This design comes from an exercise in tuning for small area on the open sky130 flow, not from production work. The RTL was checked by simulation tests, not by an equivalence proof against the original design. The series may have gaps, and a smaller design here may also do less where the tests do not look.

==> flow/design.v, too long to show whole: its modules and the start of the top module <==
// module ascii_font_8x8: 2006 lines
// module OLED_interface: 331 lines
module OLED_interface (input i_CLK,
                       input i_RST,
                       input [1:0] i_MODE,
                       input i_START,
                       input [7:0] i_TEXT_COLOR,
                       input [7:0] i_BACKGROUND_COLOR,
                       input [767:0] i_ASCII,
                       output reg o_READY,
                       output o_CS,
                       output o_MOSI,
                       output o_SCK,
                       output o_DC,
                       output reg o_RES,
                       output reg o_VCCEN,
                       output reg o_PMODEN,
                       output o_MOSI_FINAL_BIT,
                       output o_MOSI_FINAL_BYTE);
  // ...
==> flow/flow/run.sh <==
#!/bin/bash
# Own layout flow, built on the standard flow (standard.sh):
#  1. the standard synthesis, unchanged (bash standard.sh synth);
#  2. the combinational logic of that netlist is mapped again with ABC's
#     area-oriented mapper and a local rewrite of the ring's folded bits
#     (flow/reopt.sh, flow/fold.py); every register instance is kept as it is
#     (same name, same cell), only the gates between them change;
#  3. the rest of the standard flow (floorplan, power grid, tap cells,
#     placement, CTS, routing) on that netlist, with two changes to how the
#     layout is made:
#     - the port buffers that global placement inserts are
#       sky130_fd_sc_hd__buf_1 (every input and output port still gets its
#       own buffer);
#     - clock tree synthesis builds the tree from clkbuf_4 cells, with at most
#       10 registers per leaf buffer within 35 um, and adds no dummy loads.
# Each tool's full output goes to a log file in this folder (and ORFS's own
# step logs under orfs/logs).
set -euo pipefail
export BUFFER_PORTS_ARGS="-buffer_cell sky130_fd_sc_hd__buf_1"
export CTS_ARGS="-sink_clustering_enable -repair_clock_nets -dont_use_dummy_load -buf_list sky130_fd_sc_hd__clkbuf_4 -sink_clustering_size 10 -sink_clustering_max_diameter 35"
bash standard.sh synth > standard_synth.log 2>&1
bash flow/reopt.sh > reopt.log 2>&1
bash standard.sh finish > standard_flow.log 2>&1
==> flow/flow/fold.py <==
#!/usr/bin/env python3
"""Local rewrite of the ring's folded bits in a mapped netlist.

The ring bits 5 and 6 of each character compute D = ~(L & c & ~c7 | X & r),
X being the complement of the load select L. ABC maps each to an a32oi fed by
an inverter on c7 that the two bits share. This rewrite builds, once per
character, m = nor2(X, c7) = L & ~c7 and maps each bit to a22oi(m, c, X, r),
then drops inverters left without loads. The function is unchanged.
usage: fold.py in.v out.v
"""
import re, sys

src = open(sys.argv[1]).read()
cell_re = re.compile(r'^  (sky130_fd_sc_hd__\w+) (\S+)\s+\((.*?)\n  \);\n', re.S | re.M)
pin_re = re.compile(r'\.(\w+)\(([^()]*)\)')

cells = []
for m in cell_re.finditer(src):
    pins = {p: s.strip() for p, s in pin_re.findall(m.group(3))}
    cells.append({'type': m.group(1), 'name': m.group(2), 'pins': pins,
                  'span': m.span(), 'keep': True})
outs = ('X', 'Y', 'Q', 'Q_N', 'COUT', 'SUM')
drv, loads = {}, {}
for i, c in enumerate(cells):
    for p, s in c['pins'].items():
        if p in outs:
            drv[s] = i
        else:
            loads.setdefault(s, []).append(i)

def is_port(net):
    return re.match(r'^i_ASCII\[\d+\]$', net) is not None

def flop_of(net):
    i = drv.get(net)
    return i is not None and 'df' in cells[i]['type'] and 's_ring' in cells[i]['name']

new_cells, new_nets, mnet = [], [], {}
done = 0
for i, c in enumerate(cells):
    if c['type'] != 'sky130_fd_sc_hd__a32oi_1':
        continue
    y = c['pins']['Y']
    ld = loads.get(y, [])
    if len(ld) != 1 or 'df' not in cells[ld[0]]['type'] or 's_ring' not in cells[ld[0]]['name']:
        continue
    a = [c['pins'][p] for p in ('A1', 'A2', 'A3')]
    b = [c['pins'][p] for p in ('B1', 'B2')]
    inv = [n for n in a if n in drv and cells[drv[n]]['type'] in
           ('sky130_fd_sc_hd__clkinv_1', 'sky130_fd_sc_hd__inv_1')
           and is_port(cells[drv[n]]['pins']['A'])]
    prt = [n for n in a if is_port(n)]
    if len(inv) != 1 or len(prt) != 1:
        continue
    lsel = [n for n in a if n not in inv and n not in prt]
    rq = [n for n in b if flop_of(n)]
    xs = [n for n in b if not flop_of(n)]
    if len(lsel) != 1 or len(rq) != 1 or len(xs) != 1:
        continue
    c7 = cells[drv[inv[0]]]['pins']['A']
    key = (xs[0], c7)
    if key not in mnet:
        n = 'fold_m_%d' % len(mnet)
        mnet[key] = n
        new_nets.append(n)
        new_cells.append('  sky130_fd_sc_hd__nor2_1 fold_nor_%d (\n    .A(%s),\n    .B(%s),\n    .Y(%s)\n  );\n'
                         % (len(mnet) - 1, xs[0], c7, n))
    c['keep'] = False
    new_cells.append('  sky130_fd_sc_hd__a22oi_1 %s (\n    .A1(%s),\n    .A2(%s),\n    .B1(%s),\n    .B2(%s),\n    .Y(%s)\n  );\n'
                     % (c['name'], mnet[key], prt[0], xs[0], rq[0], y))
    loads[inv[0]].remove(i)
    done += 1
# inverters left without loads: their output net must now appear only in
# its declaration and on the inverter's own pin
def uses(net, text):
    return len(re.findall(r'(?<![\w\\$])' + re.escape(net) + r'(?![\w\[])', text))
kept_text = ''.join(src[c['span'][0]:c['span'][1]] for c in cells if c['keep']) + ''.join(new_cells)
rest = src[:cells[0]['span'][0]] + src[cells[-1]['span'][1]:] if cells else src
for i, c in enumerate(cells):
    if c['keep'] and c['type'] in ('sky130_fd_sc_hd__clkinv_1', 'sky130_fd_sc_hd__inv_1'):
        o = c['pins']['Y']
        if o.startswith('_') and uses(o, kept_text) == 1 and uses(o, rest) == 1:
            c['keep'] = False

out, pos = [], 0
first = cells[0]['span'][0] if cells else len(src)
for c in cells:
    s, e = c['span']
    out.append(src[pos:s])
    if c['keep']:
        out.append(src[s:e])
    pos = e
out.append(src[pos:])
text = ''.join(out)
decl = ''.join('  wire %s;\n' % n for n in new_nets)
text = text[:first] + decl + text[first:]
k = text.rfind('endmodule')
text = text[:k] + ''.join(new_cells) + text[k:]
open(sys.argv[2], 'w').write(text)
print('fold.py: rewrote %d cells, %d nor2 added, %d cells dropped' %
      (done, len(new_nets), sum(1 for c in cells if not c['keep']) - done))
==> flow/flow/reopt.sh <==
#!/bin/bash
# Maps the combinational logic of the standard synthesis netlist again with
# ABC's area mapper (amap). Registers are kept as black boxes, so their
# instances, names and cells do not change. flow/fold.py then rewrites the
# gates of the ring's folded bits 5 and 6 (same function, fewer cells).
set -euo pipefail
PLATFORM=${FLOW_PLATFORM:-sky130hd}
R=orfs/results/$PLATFORM/OLED_interface/base
LIB=$FLOW_HOME/platforms/$PLATFORM/lib/sky130_fd_sc_hd__tt_025C_1v80.lib
YOSYS=$FLOW_HOME/../tools/install/yosys/bin/yosys
[[ -x $YOSYS ]] || YOSYS=yosys
cp $R/1_2_yosys.v $R/1_2_yosys.standard.v
echo "strash; dch -f; amap; topo" > reopt.abc
cat > reopt.ys <<EOY
read_liberty -ignore_miss_func $LIB
blackbox $(cat flow/seq_cells.txt)
read_verilog $R/1_2_yosys.standard.v
hierarchy -top ${FLOW_TOP:-OLED_interface}
flatten
delete t:\$scopeinfo
opt_clean
abc -liberty $LIB -dont_use sky130_fd_sc_hd__probe_p_8 -dont_use sky130_fd_sc_hd__probec_p_8 -dont_use sky130_fd_sc_hd__lpflow_* -dont_use sky130_fd_sc_hd__fill_* -script reopt.abc
opt_clean -purge
rename -hide w:*.*
stat -liberty $LIB
write_verilog -noattr -noexpr reopt_netlist.v
EOY
$YOSYS -s reopt.ys
# local rewrite of the ring's folded bits (see flow/fold.py)
python3 flow/fold.py reopt_netlist.v reopt_fold.v || cp reopt_netlist.v reopt_fold.v
cp reopt_fold.v $R/1_2_yosys.v
rm -f $R/1_synth.odb $R/1_synth.sdc
==> flow/flow/seq_cells.txt <==
sky130_fd_sc_hd__dfbbn_1 sky130_fd_sc_hd__dfbbn_2 sky130_fd_sc_hd__dfbbp_1 sky130_fd_sc_hd__dfrbp_1 sky130_fd_sc_hd__dfrbp_2 sky130_fd_sc_hd__dfrtn_1 sky130_fd_sc_hd__dfrtp_1 sky130_fd_sc_hd__dfrtp_2 sky130_fd_sc_hd__dfrtp_4 sky130_fd_sc_hd__dfsbp_1 sky130_fd_sc_hd__dfsbp_2 sky130_fd_sc_hd__dfstp_1 sky130_fd_sc_hd__dfstp_2 sky130_fd_sc_hd__dfstp_4 sky130_fd_sc_hd__dfxbp_1 sky130_fd_sc_hd__dfxbp_2 sky130_fd_sc_hd__dfxtp_1 sky130_fd_sc_hd__dfxtp_2 sky130_fd_sc_hd__dfxtp_4 sky130_fd_sc_hd__dlclkp_1 sky130_fd_sc_hd__dlclkp_2 sky130_fd_sc_hd__dlclkp_4 sky130_fd_sc_hd__dlrbn_1 sky130_fd_sc_hd__dlrbn_2 sky130_fd_sc_hd__dlrbp_1 sky130_fd_sc_hd__dlrbp_2 sky130_fd_sc_hd__dlrtn_1 sky130_fd_sc_hd__dlrtn_2 sky130_fd_sc_hd__dlrtn_4 sky130_fd_sc_hd__dlrtp_1 sky130_fd_sc_hd__dlrtp_2 sky130_fd_sc_hd__dlrtp_4 sky130_fd_sc_hd__dlxbn_1 sky130_fd_sc_hd__dlxbn_2 sky130_fd_sc_hd__dlxbp_1 sky130_fd_sc_hd__dlxtn_1 sky130_fd_sc_hd__dlxtn_2 sky130_fd_sc_hd__dlxtn_4 sky130_fd_sc_hd__dlxtp_1 sky130_fd_sc_hd__edfxbp_1 sky130_fd_sc_hd__edfxtp_1 sky130_fd_sc_hd__lpflow_inputisolatch_1 sky130_fd_sc_hd__sdfbbn_1 sky130_fd_sc_hd__sdfbbn_2 sky130_fd_sc_hd__sdfbbp_1 sky130_fd_sc_hd__sdfrbp_1 sky130_fd_sc_hd__sdfrbp_2 sky130_fd_sc_hd__sdfrtn_1 sky130_fd_sc_hd__sdfrtp_1 sky130_fd_sc_hd__sdfrtp_2 sky130_fd_sc_hd__sdfrtp_4 sky130_fd_sc_hd__sdfsbp_1 sky130_fd_sc_hd__sdfsbp_2 sky130_fd_sc_hd__sdfstp_1 sky130_fd_sc_hd__sdfstp_2 sky130_fd_sc_hd__sdfstp_4 sky130_fd_sc_hd__sdfxbp_1 sky130_fd_sc_hd__sdfxbp_2 sky130_fd_sc_hd__sdfxtp_1 sky130_fd_sc_hd__sdfxtp_2 sky130_fd_sc_hd__sdfxtp_4 sky130_fd_sc_hd__sdlclkp_1 sky130_fd_sc_hd__sdlclkp_2 sky130_fd_sc_hd__sdlclkp_4 sky130_fd_sc_hd__sedfxbp_1 sky130_fd_sc_hd__sedfxbp_2 sky130_fd_sc_hd__sedfxtp_1 sky130_fd_sc_hd__sedfxtp_2 sky130_fd_sc_hd__sedfxtp_4
==> flow/standard.sh <==
#!/bin/bash
# synth_recipe.tcl (not shown) runs the flow's synth.tcl, then flattens the netlist and writes it again
# the make line also repeats each setting of config.mk as NAME=value (left out here)
make -C /OpenROAD-flow-scripts/flow DESIGN_CONFIG=/design/flow/config.mk WORK_HOME=/design/flow/orfs CLKGATE_MAP_FILE= SYNTH_SCRIPT=/design/flow/synth_recipe.tcl "${@:-finish}"
==> flow/config.mk <==
export PLATFORM = sky130hd
export DESIGN_NAME = OLED_interface
export DESIGN_NICKNAME = OLED_interface
export VERILOG_FILES = /design/flow/design.v
export SDC_FILE = /design/flow/constraint.sdc
export NUM_CORES = 4
export LEC_CHECK = 0
export ABC_AREA = 1
export CAP_MARGIN = 20
export CORE_AREA = 2 2 278 278
export DIE_AREA = 0 0 280 280
export SLEW_MARGIN = 20
export SYNTH_MEMORY_MAX_BITS = 20000
==> flow/constraint.sdc <==
create_clock -name core_clock -period 10.0 [get_ports {i_CLK}]
set_input_delay 2.0000 -clock core_clock [delete_from_list [all_inputs] [get_ports {i_CLK}]]
set_output_delay 2.0000 -clock core_clock [all_outputs]
set_load 0.01 [all_outputs]
Fig. 1: run 1, the metal 1 layer
Supply wires on this layer in gray.
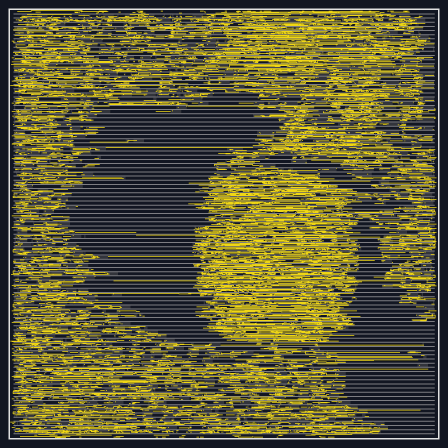
nets with wire on the layer: 3886
main direction: horizontal

Fig. 2: run 1, signal wires on met2
Scale bar: 100 um.
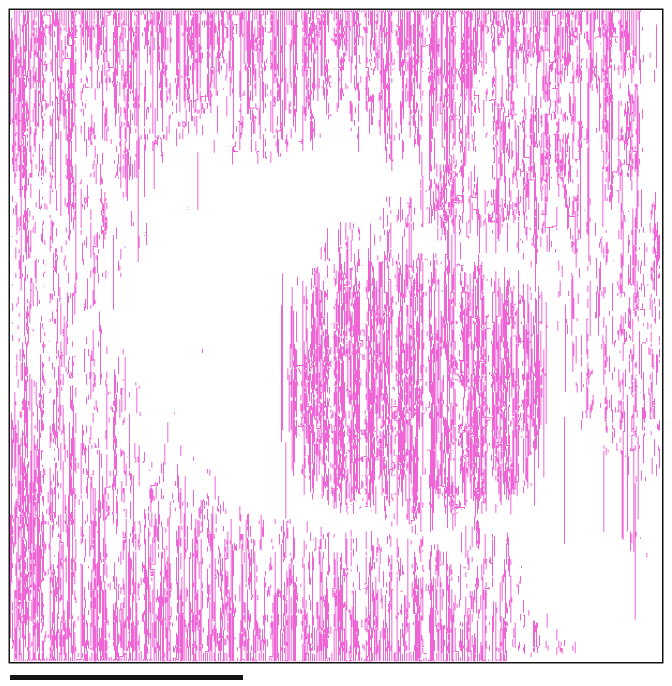
main direction: vertical
nets with wire on the layer: 3545
longest straight run: 105 um
share of all routed wire: 44%
wire length on this layer: 47.8 mm
via count: 24600
wire length reported by the detailed router: 109 mm
met2 demand-to-capacity share in global routing: 39.1%

Fig. 3: run 1, sequential cells colored by netlist name
Other sequential cells in the stronger gray, the rest of the logic in the fainter gray.
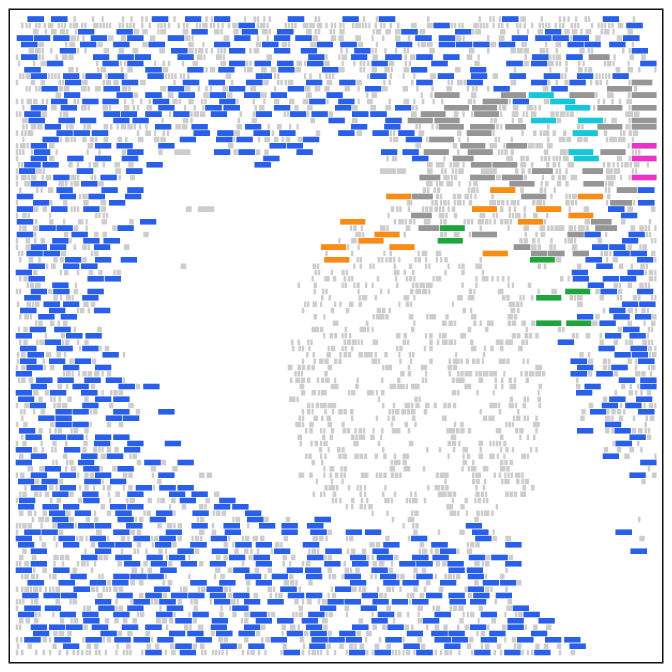
| color | signal | sequential cells |
|---|---|---|
| cyan | `b_data` | 8 |
| orange | `s_cnt` | 14 |
| magenta | `m_bit` | 3 |
| blue | `s_ring` | 672 |
| green | `s_char` | 7 |
not colored: 53

==> notes.md, run 1 <==
In this run the post-CTS setup repair buffer count came out at 0. The number of stages on the worst hold path is 1. The clock skew after layout is 0.170 ns.

The die area is 78400 sq um. After layout, the inverter instance count without clock inverters stands at 129. Summed over all nets, the half-perimeter wirelength after detailed placement is between 80 and 90 mm.

The cell at the root of the clock tree is sky130_fd_sc_hd__clkbuf_4. The area-dominant cell class after layout is flip-flops and latches. The first-pass GRT wire length is 152 mm.

The placer congestion estimate is 1.06. Once placement completed, the tool counted placed cells totaling roughly 4300. The met1 usage in global routing came out at 34.9%.

The total met3 wirelength after detailed routing came out at 10.7 mm. After routing the design area is 30700 sq um. The worst-case setup margin in the final layout is 4.33 ns. The share of final layout cell area taken by clock buffers and inverters came out at around 2.7%. CTS saw 757 sinks. The total grt overflow came out at 0. Across the placement rows, the number of tap cells is 978. The run finished with no timing, DRC or antenna violations. TritonCTS created 110 clock buffers. Setup repair after global routing left no endpoint under its margin.

In this run, post-CTS repair resized a total of 0 instances.

The logic depth of the worst register-to-register path came out at 15. Broken down by cell family, the worst path's largest delay share belongs to simple AND/OR/NAND/NOR gates. Using the TritonRoute via totals, the vias-per-cell ratio works out to approximately 5.6. In this run the tightest slew margin relative to its limit is 8.02%.
==> run 1 -> run 2 <==
--- a/flow/flow/run.sh
+++ b/flow/flow/run.sh
@@ -12,12 +12,12 @@
 #       sky130_fd_sc_hd__buf_1 (every input and output port still gets its
 #       own buffer);
 #     - clock tree synthesis builds the tree from clkbuf_4 cells, with at most
-#       10 registers per leaf buffer within 35 um, and adds no dummy loads.
+#       10 registers per leaf buffer within 45 um, and adds no dummy loads.
 # Each tool's full output goes to a log file in this folder (and ORFS's own
 # step logs under orfs/logs).
 set -euo pipefail
 export BUFFER_PORTS_ARGS="-buffer_cell sky130_fd_sc_hd__buf_1"
-export CTS_ARGS="-sink_clustering_enable -repair_clock_nets -dont_use_dummy_load -buf_list sky130_fd_sc_hd__clkbuf_4 -sink_clustering_size 10 -sink_clustering_max_diameter 35"
+export CTS_ARGS="-sink_clustering_enable -repair_clock_nets -dont_use_dummy_load -buf_list sky130_fd_sc_hd__clkbuf_4 -sink_clustering_size 10 -sink_clustering_max_diameter 45"
 bash standard.sh synth > standard_synth.log 2>&1
 bash flow/reopt.sh > reopt.log 2>&1
 bash standard.sh finish > standard_flow.log 2>&1
Fig. 4: run 2, signal wires on met2
Scale bar: 100 um.
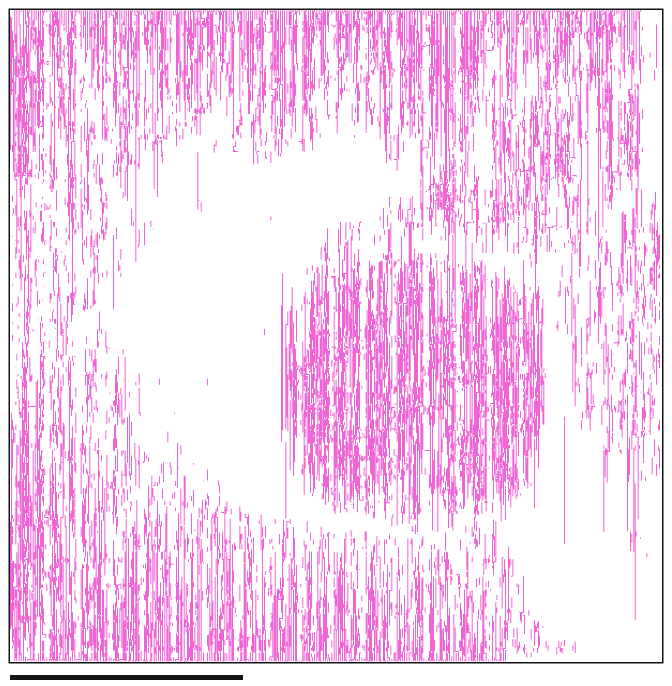
main direction: vertical
wire length on this layer: 47.6 mm
share of all routed wire: 44%
longest straight run: 105 um

==> notes.md, run 2 <==
The flow ran to the end and the layout has no timing, DRC or antenna violations. The count of inverters other than clock inverters in the layout came out at 129 (unchanged). The share of final layout cell area taken by clock buffers and inverters is 2.31% (-0.38 points). The number of antenna-violating nets in the routed design came out at 0.

The overall routed net length is 108 mm (-0.47%). The quantity of gates resized following cts is 0 (unchanged).

The total grt overflow is 0 (unchanged). The ratio of routed vias to standard cells is 5.60 (-0.30%). The kind of cell adding the most delay to the critical path is buffers and inverters. The met1 usage in global routing came out at 34.5% (-0.40 points). The number of stages on the worst hold path is 1 (unchanged). The number of primary I/O pins is between 700 and 800. The logic depth of the worst register-to-register path is 15 (unchanged). The setup fix buffers added after clock tree synthesis came to 0 (unchanged). The met2 usage in global routing is 39.1% (about the same).

The worst relative slew slack is 19.3% (+11 points).

The number of instances in the placed design came out at 4267 (unchanged). The share of post-route cells with drive strength above 1 is 3.90%. The final instance area was 30600 sq um (-0.41%). The number of buffers created by CTS is 94 (-15%). The placed wire-length estimate came out at 81.3 mm (unchanged). The clock skew after layout came to 0.164 ns (-0.00595 ns). The cell at the root of the clock tree is sky130_fd_sc_hd__clkbuf_4. The count of endpoints failing hold in the final timing report was 0.

The total met3 wirelength after detailed routing is 11.1 mm (+3.5%). The placer congestion estimate was 1.06 (unchanged).

The worst-case setup margin in the final layout came to 4.43 ns (+0.0987 ns). In the final design, more cell area goes to flip-flops and latches than to any other class.
Fig. 5: run 2, ports around the boundary
Pins as bars across the die edge, other pins in gray.
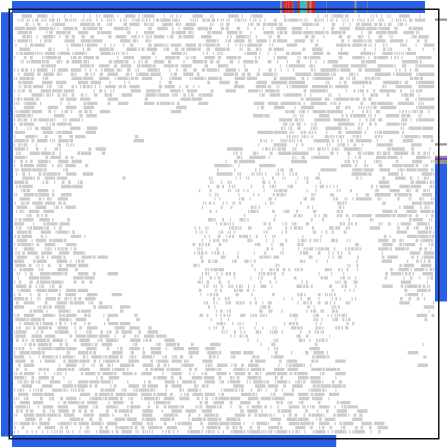
| color | port | pins | direction | edge |
|---|---|---|---|---|
| cyan | `i_MODE` | 2 | input | top |
| purple | `o_PMODEN` | 1 | output | right |
| red | `i_BACKGROUND_COLOR` | 8 | input | top |
| blue | `i_ASCII` | 768 | input | 268 top, 230 bottom, 204 left, 66 right |
all pins by edge: 293 top, 230 bottom, 204 left, 72 right
Die Wd: 280 um
number of buffers inserted by port buffering: 798
die boundary height: 280 um

==> run 2 -> run 3 <==
--- a/flow/flow/run.sh
+++ b/flow/flow/run.sh
@@ -1,8 +1,9 @@
 #!/bin/bash
 # Own layout flow, built on the standard flow (standard.sh):
 #  1. the standard synthesis, unchanged (bash standard.sh synth);
-#  2. the combinational logic of that netlist is mapped again with ABC's
-#     area-oriented mapper and a local rewrite of the ring's folded bits
+#  2. the combinational logic of that netlist is optimised again with ABC
+#     (&deepsyn, then the area-oriented mapper amap) and a local rewrite of
+#     the ring's folded bits
 #     (flow/reopt.sh, flow/fold.py); every register instance is kept as it is
 #     (same name, same cell), only the gates between them change;
 #  3. the rest of the standard flow (floorplan, power grid, tap cells,
--- a/flow/flow/reopt.sh
+++ b/flow/flow/reopt.sh
@@ -1,6 +1,6 @@
 #!/bin/bash
-# Maps the combinational logic of the standard synthesis netlist again with
-# ABC's area mapper (amap). Registers are kept as black boxes, so their
+# Optimises the combinational logic of the standard synthesis netlist again
+# with ABC (&deepsyn for 15 minutes, then choices and the area mapper amap). Registers are kept as black boxes, so their
 # instances, names and cells do not change. flow/fold.py then rewrites the
 # gates of the ring's folded bits 5 and 6 (same function, fewer cells).
 set -euo pipefail
@@ -10,7 +10,7 @@
 YOSYS=$FLOW_HOME/../tools/install/yosys/bin/yosys
 [[ -x $YOSYS ]] || YOSYS=yosys
 cp $R/1_2_yosys.v $R/1_2_yosys.standard.v
-echo "strash; dch -f; amap; topo" > reopt.abc
+echo "strash; &get -n; &deepsyn -T 900; &put; dch -f; amap; topo" > reopt.abc
 cat > reopt.ys <<EOY
 read_liberty -ignore_miss_func $LIB
 blackbox $(cat flow/seq_cells.txt)
==> notes.md, run 3 <==
The setup fix buffers added after clock tree synthesis is 0 (unchanged). The worst relative slew slack came out at 16.6% (-2.7 points). The ratio of routed vias to standard cells came out at 5.52 (-1.4%).

The number of instances in the placed design is 4205 (-1.5%). The share of post-route cells with drive strength above 1 came out at 4.24% (+0.34 points). The placed wire-length estimate came out at 81.2 mm (-0.13%). The total grt overflow is 0 (unchanged).

The overall routed net length was 107 mm (-1.3%). The logic depth of the worst register-to-register path is 20 (+5). The number of antenna-violating nets in the routed design is 0 (unchanged).

The count of inverters other than clock inverters in the layout is 137 (+6.2%). The met2 usage in global routing is 39.3% (+0.20 points). CTS placed an instance of sky130_fd_sc_hd__clkbuf_4 at the clock tree root.

The flow ran to the end and the layout has no timing, DRC or antenna violations. The total met3 wirelength after detailed routing was 9.94 mm (-10%). The x dimension of the die was 280 um (unchanged).

The worst-case setup margin in the final layout was 4.00 ns (-0.424 ns). The die height came to 280 um (unchanged). Among all cell classes, the greatest summed area belongs to flip-flops and latches.

The count of input and output buffers is 798 (unchanged). The cell family contributing the most delay on the critical path is simple AND/OR/NAND/NOR gates. The share of final layout cell area taken by clock buffers and inverters came out at 2.35% (+0.045 points).
Fig. 6: run 3, sequential cells colored by netlist name
Other sequential cells in the stronger gray, the rest of the logic in the fainter gray.
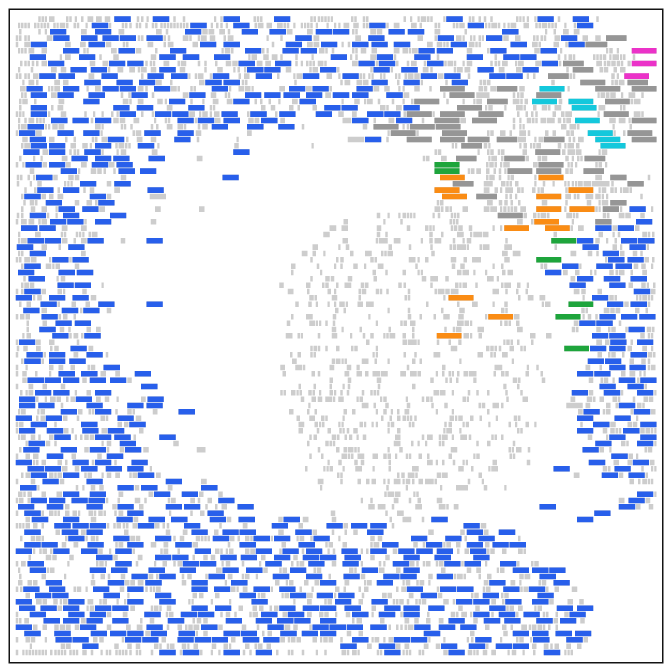
| color | signal | sequential cells |
|---|---|---|
| cyan | `b_data` | 8 |
| orange | `s_cnt` | 14 |
| green | `s_char` | 7 |
| magenta | `m_bit` | 3 |
| blue | `s_ring` | 672 |
not colored: 53

Fig. 7: run 3, ports around the boundary
Pins as bars across the die edge, other pins in gray.
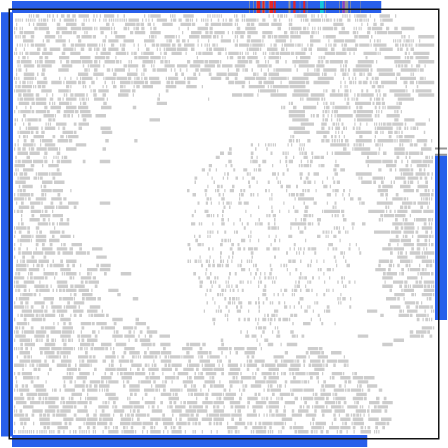
| color | port | pins | direction | edge |
|---|---|---|---|---|
| purple | `o_PMODEN` | 1 | output | top |
| cyan | `i_MODE` | 2 | input | top |
| red | `i_BACKGROUND_COLOR` | 8 | input | top |
| blue | `i_ASCII` | 768 | input | 252 bottom, 233 top, 204 left, 79 right |
all pins by edge: 262 top, 252 bottom, 204 left, 81 right

Fig. 8: run 3, signal wires on met2
Scale bar: 100 um.
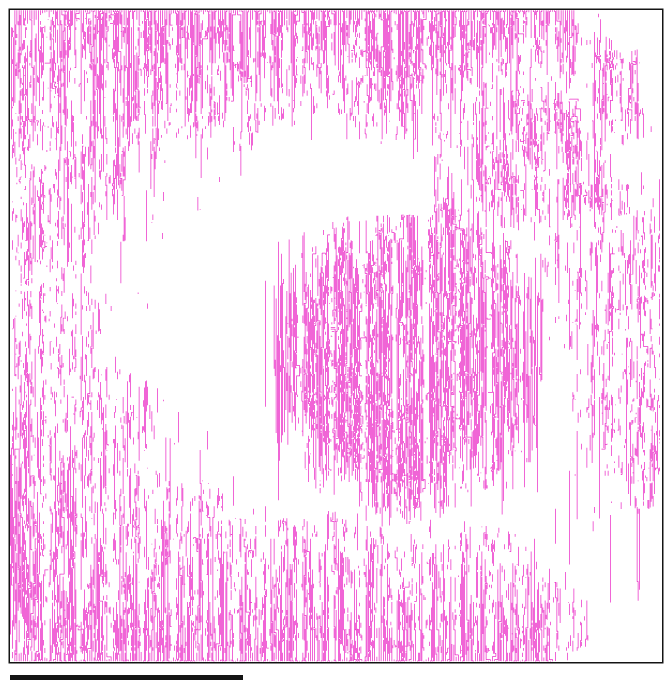

==> run 3 -> run 4 <==
--- a/flow/flow/run.sh
+++ b/flow/flow/run.sh
@@ -13,12 +13,12 @@
 #       sky130_fd_sc_hd__buf_1 (every input and output port still gets its
 #       own buffer);
 #     - clock tree synthesis builds the tree from clkbuf_4 cells, with at most
-#       10 registers per leaf buffer within 45 um, and adds no dummy loads.
+#       10 registers per leaf buffer within 35 um, and adds no dummy loads.
 # Each tool's full output goes to a log file in this folder (and ORFS's own
 # step logs under orfs/logs).
 set -euo pipefail
 export BUFFER_PORTS_ARGS="-buffer_cell sky130_fd_sc_hd__buf_1"
-export CTS_ARGS="-sink_clustering_enable -repair_clock_nets -dont_use_dummy_load -buf_list sky130_fd_sc_hd__clkbuf_4 -sink_clustering_size 10 -sink_clustering_max_diameter 45"
+export CTS_ARGS="-sink_clustering_enable -repair_clock_nets -dont_use_dummy_load -buf_list sky130_fd_sc_hd__clkbuf_4 -sink_clustering_size 10 -sink_clustering_max_diameter 35"
 bash standard.sh synth > standard_synth.log 2>&1
 bash flow/reopt.sh > reopt.log 2>&1
 bash standard.sh finish > standard_flow.log 2>&1
--- a/flow/flow/reopt.sh
+++ b/flow/flow/reopt.sh
@@ -1,6 +1,6 @@
 #!/bin/bash
 # Optimises the combinational logic of the standard synthesis netlist again
-# with ABC (&deepsyn for 15 minutes, then choices and the area mapper amap). Registers are kept as black boxes, so their
+# with ABC (&deepsyn for 8 minutes, then choices and the area mapper amap). Registers are kept as black boxes, so their
 # instances, names and cells do not change. flow/fold.py then rewrites the
 # gates of the ring's folded bits 5 and 6 (same function, fewer cells).
 set -euo pipefail
@@ -10,7 +10,7 @@
 YOSYS=$FLOW_HOME/../tools/install/yosys/bin/yosys
 [[ -x $YOSYS ]] || YOSYS=yosys
 cp $R/1_2_yosys.v $R/1_2_yosys.standard.v
-echo "strash; &get -n; &deepsyn -T 900; &put; dch -f; amap; topo" > reopt.abc
+echo "strash; &get -n; &deepsyn -T 480; &put; dch -f; amap; topo" > reopt.abc
 cat > reopt.ys <<EOY
 read_liberty -ignore_miss_func $LIB
 blackbox $(cat flow/seq_cells.txt)
Fig. 9: run 4, signal wires on met2
Scale bar: 100 um.
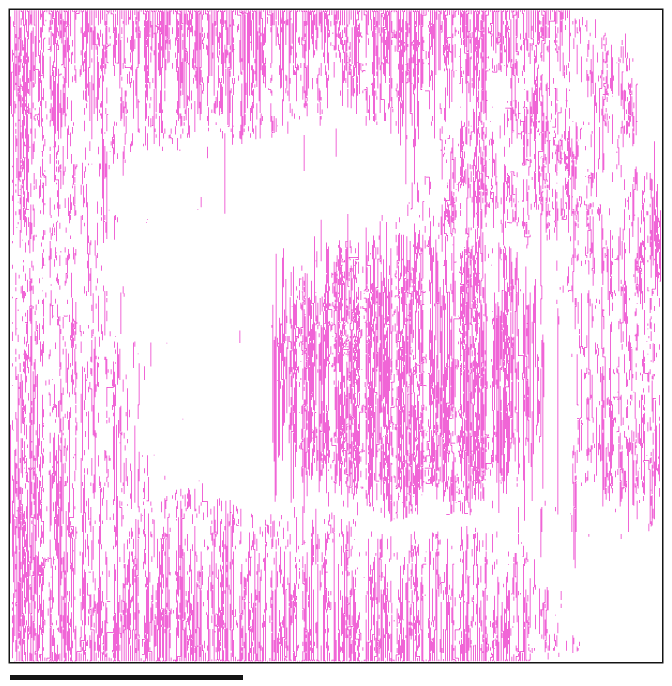
nets with wire on the layer: 3485
longest straight run: 104 um
main direction: vertical
wire length on this layer: 46.7 mm
via count: 23800
met2 demand-to-capacity share in global routing: 38.8%
wire length reported by the detailed router: 106 mm

==> notes.md, run 4 <==
The library cell used most frequently in the layout, excluding fill and tap cells, is sky130_fd_sc_hd__buf_1. The synthesized instance count is 2409. met2 is the most crowded layer. The initial detailed-routing violation count came out at 2394. The area-dominant cell class after layout is flip-flops and latches. Routed signal wires occupy layers up through met5. The total of warnings raised by yosys is 2. The signal on the critical path passes through buf_4, clkinv_1, nor2_1, clkinv_1, nor2_1, o21ai_0, nor4b_1, nor4_1, o21ai_0, a31oi_1, or3_1, nand2b_1, nand2b_1, and3_1.

The clock-pin slew of the registers on the worst-case setup and hold paths came out at 0.10 ns. The placer congestion estimate came out at 1.12. The total grt overflow is 0 (unchanged).

The share of final layout cell area taken by clock buffers and inverters is 2.79% (+0.43 points). Counting the clock-network buffers in the layout gives 113. The wire length on met2 came out at 46.7 mm. The setup fix buffers added after clock tree synthesis is 0 (unchanged). The slew at the pin closest to its max-slew limit came out at 1.10 ns. The largest fanout on the critical path is 11. The number of stages on the worst hold path is 1. The number of nets in the layout is 4141. The worst hold slack after final layout came out at 0.295 ns. The count of input and output buffers came to 798 (unchanged). The average instance area after synthesis is between 10 and 15 sq um. The placed wire-length estimate came out at 80.6 mm (-0.70%). The worst-case setup margin in the final layout came to 4.38 ns (+0.376 ns). The total stage count of the critical path came out at 14. The global routing met3 resource utilization came out at 8.92%.

The critical path's largest stage delay is 0.84 ns. Dividing the final minimum period by the clock period gives 56.2%. The x dimension of the die came out at 280 um (unchanged). At the end of the flow the core is filled with cells to 40.2%.

The number of instances in the placed design came out at 4215 (+0.24%). The die height is 280 um (unchanged). CTS placed an instance of sky130_fd_sc_hd__clkbuf_4 at the clock tree root. The share of post-route cells with drive strength above 1 is 4.48% (+0.23 points). The clock period could shrink to ~5.6 ns. The logic depth of the worst register-to-register path came out at 14 (-30%). The starting density of the core came out at 33.1%. The count of inverters other than clock inverters in the layout came out at 134 (-2.2%). The layout buffer count excluding clock buffers is between 800 and 900. The number of antenna-violating nets in the routed design is 0 (unchanged). The tightest min-delay check is of the register to register type. The total met3 wirelength after detailed routing is 11.2 mm (+12%). The filler-free cell count of the finished design came out at 4339. The ratio of routed vias to standard cells came to 5.49 (-0.47%). STA classifies the critical path endpoint as a register. The worst relative slew slack is 26.5% (+9.9 points).

The kind of cell adding the most delay to the critical path is simple AND/OR/NAND/NOR gates. Global routing consumed, on the met1 layer, 32.9% of the routing resources. The flow ran to the end and the layout has no timing, DRC or antenna violations. The hold buffer count at cts is 0. The area of the core is 75700 sq um. The maximum number of pins on one net before global-route repair came out at between 200 and 250.
Fig. 10: run 4, ports around the boundary
Pins as bars across the die edge, other pins in gray.
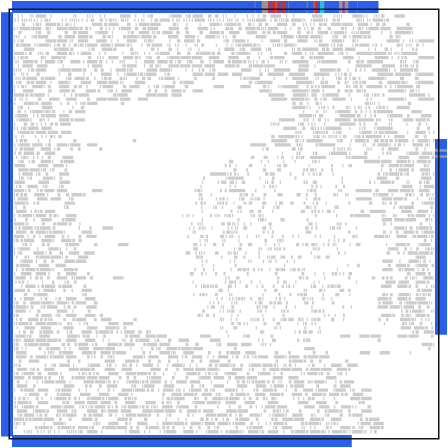
| color | port | pins | direction | edge |
|---|---|---|---|---|
| blue | `i_ASCII` | 768 | input | 241 bottom, 231 top, 204 left, 92 right |
| cyan | `i_MODE` | 2 | input | top |
| purple | `o_PMODEN` | 1 | output | top |
| red | `i_BACKGROUND_COLOR` | 8 | input | top |
all pins by edge: 260 top, 241 bottom, 204 left, 94 right

port drivers added, routing unchanged:
No port has a modelled driver above. Below, the same layouts with a new extraction and two added sets of constraints. Step 1 assumes that a clkbuf_16 drives the clock port and a buf_2 every other input. Step 2 also shifts input and output timing later by t, the mid clock arrival at the registers, as if the neighbouring blocks saw the same clock. Three values: ideal ports, drivers, drivers and shift; two values: the first two.
run	t, ns	setup slack, ns	clock arrival spread, ns
run 1	0.931	4.328 / 4.328 / 4.328	0.191 / 0.191
run 2	0.907	4.427 / 4.427 / 4.427	0.189 / 0.188
run 3	0.897	4.003 / 4.003 / 4.003	0.213 / 0.213
run 4	0.922	4.378 / 4.378 / 4.378	0.217 / 0.216
After both steps setup and hold are still met in every run listed.
